What follows belongs to an exercise in optimizing a design on an open flow for small area, a short achievable clock period and few clock cycles per item; a production flow would make more cautious choices.
In this exercise RTL edits were held to simulation tests only and were not proved equivalent to the original.

File: flow/config.mk
export PLATFORM = sky130hd
export DESIGN_NAME = USER_PRJ1
export DESIGN_NICKNAME = USER_PRJ1
export VERILOG_FILES = /design/flow/design.v
export SDC_FILE = /design/flow/constraint.sdc
export NUM_CORES = 4
export LEC_CHECK = 0
export CAP_MARGIN = 20
export CORE_MARGIN = 2
export CORE_UTILIZATION = 40
export SLEW_MARGIN = 20
File: flow/constraint.sdc
create_clock -name core_clock -period 9.0 [get_ports {axi_clk}]
set_input_delay 1.8000 -clock core_clock [delete_from_list [all_inputs] [get_ports {axi_clk}]]
set_output_delay 1.8000 -clock core_clock [all_outputs]
set_load 0.01 [all_outputs]
File: flow/design.v
module USER_PRJ1 #( parameter pADDR_WIDTH   = 12,
                   parameter pDATA_WIDTH   = 32
                 )
(
  output wire                        awready,
  output wire                        arready,
  output wire                        wready,
  output wire                        rvalid,
  output wire  [(pDATA_WIDTH-1) : 0] rdata,
  input  wire                        awvalid,
  input  wire                [11: 0] awaddr,
  input  wire                        arvalid,
  input  wire                [11: 0] araddr,
  input  wire                        wvalid,
  input  wire  [(pDATA_WIDTH-1) : 0] wdata,
  input  wire                        rready,
  input  wire                        ss_tvalid,
  input  wire  [(pDATA_WIDTH-1) : 0] ss_tdata,
  input  wire                        sm_tready,
  output wire                        ss_tready,
  output wire                        sm_tvalid,
  output wire  [(pDATA_WIDTH-1) : 0] sm_tdata,
  input  wire                        axi_clk,
  input  wire                        axi_reset_n
);
wire [3:0]  tap_WE;
wire        tap_EN;
wire [11:0] tap_A;
wire [31:0] tap_Di, tap_Do;
bram11 tap_ram(
    .clk(axi_clk),
    .we(|tap_WE),
    .re(tap_EN),
    .waddr(tap_A),
    .raddr(tap_A),
    .wdi(tap_Di),
    .rdo(tap_Do)
);
wire [3:0]  data_WE;
wire        data_EN;
wire [11:0] data_A;
wire [31:0] data_Di, data_Do;
bram11 data_ram(
    .clk(axi_clk),
    .we(|data_WE),
    .re(data_EN),
    .waddr(data_A),
    .raddr(data_A),
    .wdi(data_Di),
    .rdo(data_Do)
);
fir inst_fir(
    .awready(awready),
    .wready(wready),
    .awvalid(awvalid),
    .awaddr(awaddr),
    .wvalid(wvalid),
    .wdata(wdata),
    .arready(arready),
    .rready(rready),
    .arvalid(arvalid),
    .araddr(araddr),
    .rvalid(rvalid),
    .rdata(rdata),    
    .ss_tvalid(ss_tvalid), 
    .ss_tdata(ss_tdata), 
    .ss_tlast(1'b0),
    .ss_tready(ss_tready), 
    .sm_tready(sm_tready), 
    .sm_tvalid(sm_tvalid), 
    .sm_tdata(sm_tdata), 
    .tap_WE(tap_WE),
    .tap_EN(tap_EN),
    .tap_Di(tap_Di),
    .tap_A(tap_A),
    .tap_Do(tap_Do),
    .data_WE(data_WE),
    .data_EN(data_EN),
    .data_Di(data_Di),
    .data_A(data_A),
    .data_Do(data_Do),
    .axis_clk(axi_clk),
    .axis_rst_n(axi_reset_n)
);
endmodule  
module fir 
#(  parameter pADDR_WIDTH = 12,
    parameter pDATA_WIDTH = 32,
    parameter Tape_Num    = 10  
)
(
    output  wire                     awready,  
    output  wire                      wready,   
    input   wire                     awvalid,  
    input   wire [(pADDR_WIDTH-1):0] awaddr,   
    input   wire                     wvalid,  
    input   wire [(pDATA_WIDTH-1):0] wdata,   
    output  wire                     arready,  
    input   wire                     rready,  
    input   wire                     arvalid,  
    input   wire [(pADDR_WIDTH-1):0] araddr,  
    output  reg                      rvalid,  
    output  reg  [(pDATA_WIDTH-1):0] rdata,   
    input   wire                     ss_tvalid,  
    input   wire [(pDATA_WIDTH-1):0] ss_tdata,  
    input   wire                     ss_tlast,  
    output  reg                      ss_tready,  
    input   wire                     sm_tready,  
    output  reg                      sm_tvalid,  
    output  reg  [(pDATA_WIDTH-1):0] sm_tdata,  
    output  reg                      sm_tlast,  
    output  reg  [3:0]               tap_WE,
    output  wire                     tap_EN,
    output  reg  [(pDATA_WIDTH-1):0] tap_Di,
    output  wire   [(pADDR_WIDTH-1):0] tap_A,
    input   wire [(pDATA_WIDTH-1):0] tap_Do,
    output  reg  [3:0]               data_WE,
    output  wire                     data_EN,
    output  reg  [(pDATA_WIDTH-1):0] data_Di,
    output  wire [(pADDR_WIDTH-1):0] data_A,
    input   wire [(pDATA_WIDTH-1):0] data_Do,
    input   wire                     axis_clk,
    input   wire                     axis_rst_n
);
localparam S_RESET_RAM = 0;
localparam S_COMPUTE = 1;
localparam S_READY = 2;
localparam S_DONE = 3;
localparam S_FIN = 4;
localparam S_WAIT_START = 5;
reg ap_done_w, ap_done_r;
reg ap_idle_w, ap_idle_r;
reg ap_start_w, ap_start_r;
reg rvalid_w;
reg [(pDATA_WIDTH-1):0] rdata_w;
reg read_axil_wait_w, read_axil_wait_r;
reg tap_A_read, tap_A_write;
reg [(pDATA_WIDTH-1):0] data_len_w,data_len_r;
wire [31:0] addr_map_0_data;
reg [3:0] data_A_byte;
reg [3:0] state_w, state_r;
reg [3:0] data_addr_cnt_w, data_addr_cnt_r;
reg [3:0] data_addr_base_w, data_addr_base_r;
reg [(pDATA_WIDTH-1):0] res_w,res_r;
reg last_one_w, last_one_r;
wire [31:0] mac_result;
assign addr_map_0_data = {{29{1'b0}},ap_idle_r,ap_done_r,ap_start_r};
assign tap_EN = 1'b1;
assign data_EN = 1'b1;
assign tap_A =  tap_A_write ? awaddr-64 : 
                tap_A_read ? araddr-64 : data_addr_cnt_r;
assign wready = awvalid && wvalid;
assign awready = awvalid && wvalid;
assign data_A = data_A_byte;
assign arready = 1;
assign mac_result = $signed(res_r) + $signed($signed(data_Do) * $signed(tap_Do));
always @(*) begin
    state_w = state_r;
    case (state_r)
        S_RESET_RAM:begin
            if(data_addr_cnt_r == Tape_Num)begin
                state_w = S_WAIT_START;
            end
        end
        S_WAIT_START:begin
            if(ap_start_r)begin
                state_w = S_READY;
            end
        end
        S_READY:begin
            if(ss_tvalid)begin
                state_w = S_COMPUTE;
            end
        end
        S_COMPUTE:begin
            if(data_addr_cnt_r == Tape_Num+1)begin
                state_w = S_DONE;
            end
        end
        S_DONE:begin
            if(sm_tready)begin
                if(last_one_r) 
                    state_w = S_FIN;
                else
                    state_w = S_READY;
            end
        end
    endcase
end
always @(*) begin
    data_addr_cnt_w = data_addr_cnt_r;
    data_WE = 4'b0000;
    data_Di = 0;
    data_A_byte = 0;
    ap_done_w = ap_done_r;
    ap_idle_w = ap_idle_r;
    data_addr_base_w = data_addr_base_r;
    last_one_w = last_one_r;
    ss_tready = 0;
    sm_tvalid = 0;
    sm_tdata = 0;
    res_w = res_r;
    case (state_r)
        S_RESET_RAM:begin
            data_WE = 4'b1111;
            data_Di = 0;
            data_A_byte = data_addr_cnt_r;
            if (data_addr_cnt_r == Tape_Num)begin
                data_addr_cnt_w = data_addr_cnt_r;
                ap_idle_w = 0;
            end
            else begin
                data_addr_cnt_w = data_addr_cnt_r + 1;
            end
        end
        S_WAIT_START:begin
            data_addr_cnt_w = 0;
        end
        S_READY:begin
            ss_tready = 1;
            res_w = 0;
            if(ss_tvalid)begin
                data_Di = ss_tdata;
                data_WE = 4'b1111;
                data_A_byte = data_addr_base_r;
            end
        end
        S_COMPUTE:begin
            res_w = (data_addr_cnt_r == 0) ? res_r : mac_result;
            data_A_byte = (data_addr_base_r + data_addr_cnt_r > Tape_Num) ? 
                        data_addr_base_r + data_addr_cnt_r - Tape_Num - 1 : 
                        data_addr_base_r + data_addr_cnt_r;
            if(data_addr_cnt_r == Tape_Num+1)begin
                data_addr_cnt_w = 0;
                if(data_addr_base_r == 0)begin
                    data_addr_base_w = Tape_Num;
                end
                else begin
                    data_addr_base_w = data_addr_base_r - 1;
                end
                if(ss_tlast)begin
                    ap_done_w = 1;
                    ap_idle_w = 1;
                end
            end
            else begin
                data_addr_cnt_w = data_addr_cnt_r + 1;
            end
        end
        S_DONE:begin
            sm_tvalid = 1;
            sm_tdata = res_r;
            if(sm_tready)begin
                res_w = 0;
                last_one_w = ss_tlast;
            end
        end
        S_FIN:begin
        end
    endcase
end
always @(*) begin
    tap_A_write = 0;
    tap_Di = 0;
    tap_WE = 0;
    ap_start_w = 0;
    data_len_w = data_len_r;
    if(awvalid && wvalid)begin
        if(awaddr >= 64)begin
            tap_A_write = 1;
            tap_Di = wdata;
            tap_WE = 4'b1111;
        end
        else begin
            if (awaddr == 0)begin
                ap_start_w = 1;
            end
            else begin  
                data_len_w = wdata;
            end
        end
    end
end
always @(*) begin
    rvalid_w = 0;
    rdata_w = 0;
    read_axil_wait_w = 0;
    tap_A_read = 0;
    if(arvalid)begin
        if(araddr == 0)begin
            rdata_w = addr_map_0_data;
            rvalid_w = 1;
        end
        else begin
            if(read_axil_wait_r == 0) begin
                read_axil_wait_w = 1;
                tap_A_read = 1;
            end
            else begin
                rdata_w = tap_Do;
                rvalid_w = 1;
            end
        end
    end
end
always @(posedge axis_clk or negedge axis_rst_n) begin
    if(!axis_rst_n) begin
        ap_done_r <= 1'b0;
        ap_idle_r <= 1'b1;  
        ap_start_r <= 1'b0;
        rdata <= 0;
        rvalid <= 0;
        read_axil_wait_r <= 0;
        data_len_r <= 0;
        data_addr_cnt_r <= 0;
        state_r <= S_RESET_RAM;
        data_addr_base_r <= Tape_Num;
        res_r <= 0;
        last_one_r <= 0;
    end 
    else begin
        ap_done_r <= ap_done_w;
        ap_idle_r <= ap_idle_w;
        ap_start_r <= ap_start_w;
        rdata <= rdata_w;
        rvalid <= rvalid_w;
        read_axil_wait_r <= read_axil_wait_w;
        data_len_r <= data_len_w;
        data_addr_cnt_r <= data_addr_cnt_w;
        state_r <= state_w;
        data_addr_base_r <= data_addr_base_w;
        res_r <= res_w;
        last_one_r <= last_one_w;
    end
end
endmodule
module bram11 (clk, we, re, waddr, raddr, wdi, rdo);
    parameter ADDR_WIDTH = 12;
    parameter SIZE = 11;
    parameter BIT_WIDTH = 32;
    input                          clk;
    input                          we, re;
    input [ADDR_WIDTH-1:0]         waddr, raddr;
    input [BIT_WIDTH-1:0]          wdi;
    output reg [BIT_WIDTH-1:0]     rdo;
    reg [BIT_WIDTH-1:0] RAM [SIZE-1:0];
    wire [BIT_WIDTH-1:0] ram0 = RAM[0];
    wire [BIT_WIDTH-1:0] ram1 = RAM[1];
    wire [BIT_WIDTH-1:0] ram2 = RAM[2];
    wire [BIT_WIDTH-1:0] ram3 = RAM[3];
    wire [BIT_WIDTH-1:0] ram4 = RAM[4];
    wire [BIT_WIDTH-1:0] ram5 = RAM[5];
    wire [BIT_WIDTH-1:0] ram6 = RAM[6];
    wire [BIT_WIDTH-1:0] ram7 = RAM[7];
    wire [BIT_WIDTH-1:0] ram8 = RAM[8];
    wire [BIT_WIDTH-1:0] ram9 = RAM[9];
    wire [BIT_WIDTH-1:0] ram10 = RAM[10];
    always @(posedge clk)begin
        if(re) rdo <= RAM[raddr];
    end
    always @(posedge clk)begin
        if(we) RAM[waddr] <= wdi;
    end
endmodule
File: flow/run.sh
#!/bin/bash
# synth_recipe.tcl (not shown) runs the flow's synth.tcl, then flattens the netlist and writes it again
# the make line also repeats each setting of config.mk as NAME=value (left out here)
make -C /OpenROAD-flow-scripts/flow DESIGN_CONFIG=/design/flow/config.mk WORK_HOME=/design/flow/orfs CLKGATE_MAP_FILE= SYNTH_SCRIPT=/design/flow/synth_recipe.tcl finish
Congestion heat map:
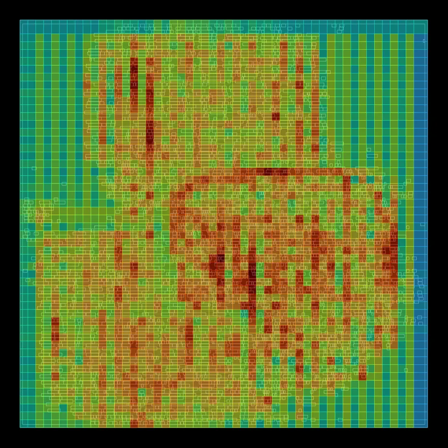
wire per inst: 21.49 um
met2 Use GR: 32.95%

Hierarchy map of the flops:
(2 px per um)
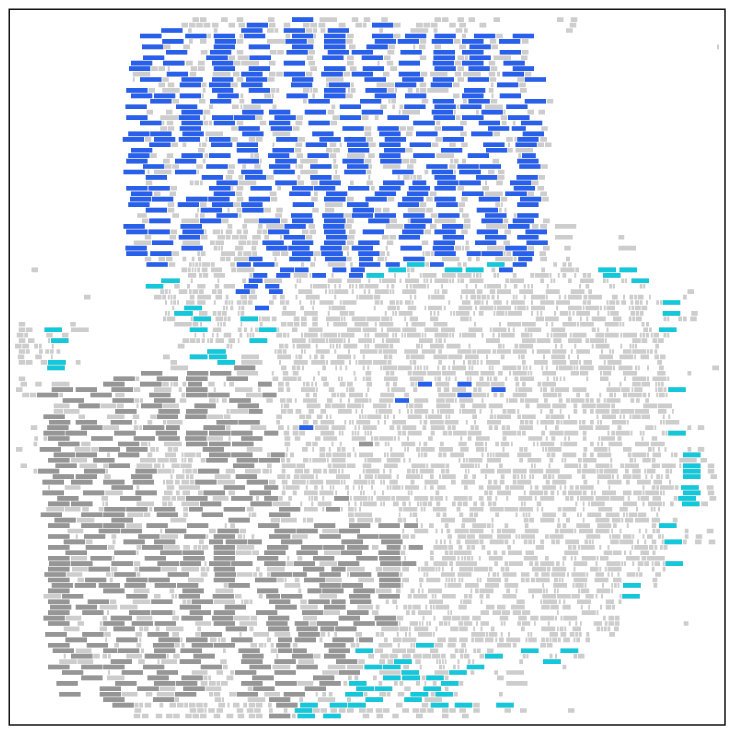
legend:
  blue:
    scope: `data_ram`
    sequential_cells: 384
  cyan:
    scope: `inst_fir`
    sequential_cells: 79
    where: spread over the die
not colored: 384

==> run notes <==
DR pass1 iterations 5; MaxCap Viol Count 0; status finished clean; clk_skew 43.46 ps; post-synthesis register bit count ~850; fraction of area in registers roughly 43%; Max Slew Vio Count 0; H-tree depth 3; CP bufs+invs 5; worst hold endpoint inst_fir.ap_idle_r$_DFFE_PN1P_; Fmax between 100 and 150 MHz; crit-path max FO 18; Repair and plain buffers ~250; CP max-delay cell dfxtp_1; area of the multi-input gates about 0.023 mm^2; CP max stage delay 1000 ps; most frequent cells in the layout edfxtp_1, inv_1, fa_1; dpl cells approximately 5,500; clock sinks between 800 and 900; layout cells sized above 1 about 8.0%; fillers ~11,000; multi-input combinational area share roughly 40%; Post-synth EDFFs between 700 and 800; largest net degree at the start of global routing between 100 and 150; Area Growth Syn to Fin 13.58%; Top delay family on crit path adder cells; CP dominant cell by count fa_1; Die ar. 0.1275 mm^2; XOR/XNOR share of the synthesized area 1.634%
Testbench counts, summed over its fixed seeds: cycles 16,816, items 1,200.
Cell classes on the final placement:
(1.5 px per um)
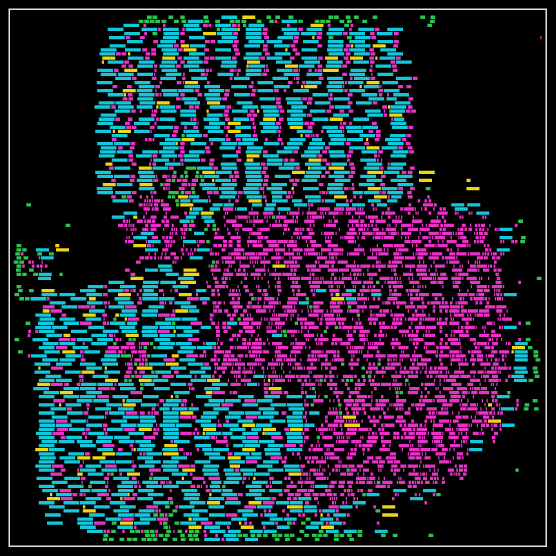
legend:
  magenta:
    class: all other logic
    cells: 2,764
    share_of_their_area: 45%
  cyan:
    class: flip-flops
    cells: 847
    share_of_their_area: 45%
  yellow:
    class: clock drivers and dummy loads
    cells: 165
    share_of_their_area: 5.6%
  green:
    class: other buffers and delay cells
    cells: 252
    share_of_their_area: 4.3%

[sequential cells by signal, summed over array words and instances (netlist names)]
signal and cells:
inst_fir.rvalid 1, inst_fir.read_axil_wait_r 1, inst_fir.res_r 32, tap_ram.rdo 32, tap_ram.RAM 352, data_ram.RAM 352, inst_fir.data_addr_cnt_r 4, inst_fir.rdata 32
inst_fir.ap_idle_r 1, inst_fir.data_addr_base_r 4, inst_fir.ap_start_r 1, inst_fir.state_r 3, data_ram.rdo 32
[per-layer routing]
layer,global-route usage (%),up-vias
li1,-,13040
met1,26.05,14770
met2,32.95,702
met3,3.092,147
met4,6.143,2
met5,0,-

-- what the ideal ports hide --
The results above use ideal ports. As a check the final layout listed here was re-extracted and re-timed, cells and wires unchanged.
Step 1 sets driving cells, clkbuf_16 on the clock port and buf_2 on the other inputs (assumed; they add their load-dependent delay and slew).
Step 2 also shifts input and output timing later by t, the mid clock arrival at the registers, as if the neighbouring blocks saw the same clock.
Slacks: no drivers / after step 1 / after step 2; pairs: no drivers / after step 1.
t, ns: 0.771
setup slack, ns: 0.924 / 0.924 / 0.924
worst register clock-pin slew, ns: 0.07 / 0.07
worst slew at a driven data input, ns: 0.07
pins driven straight from the clock port: 1
After both steps this run still meets setup and hold. The setup slack of this run moves by 0.000 ns with the drivers and by 0.000 ns with both steps.
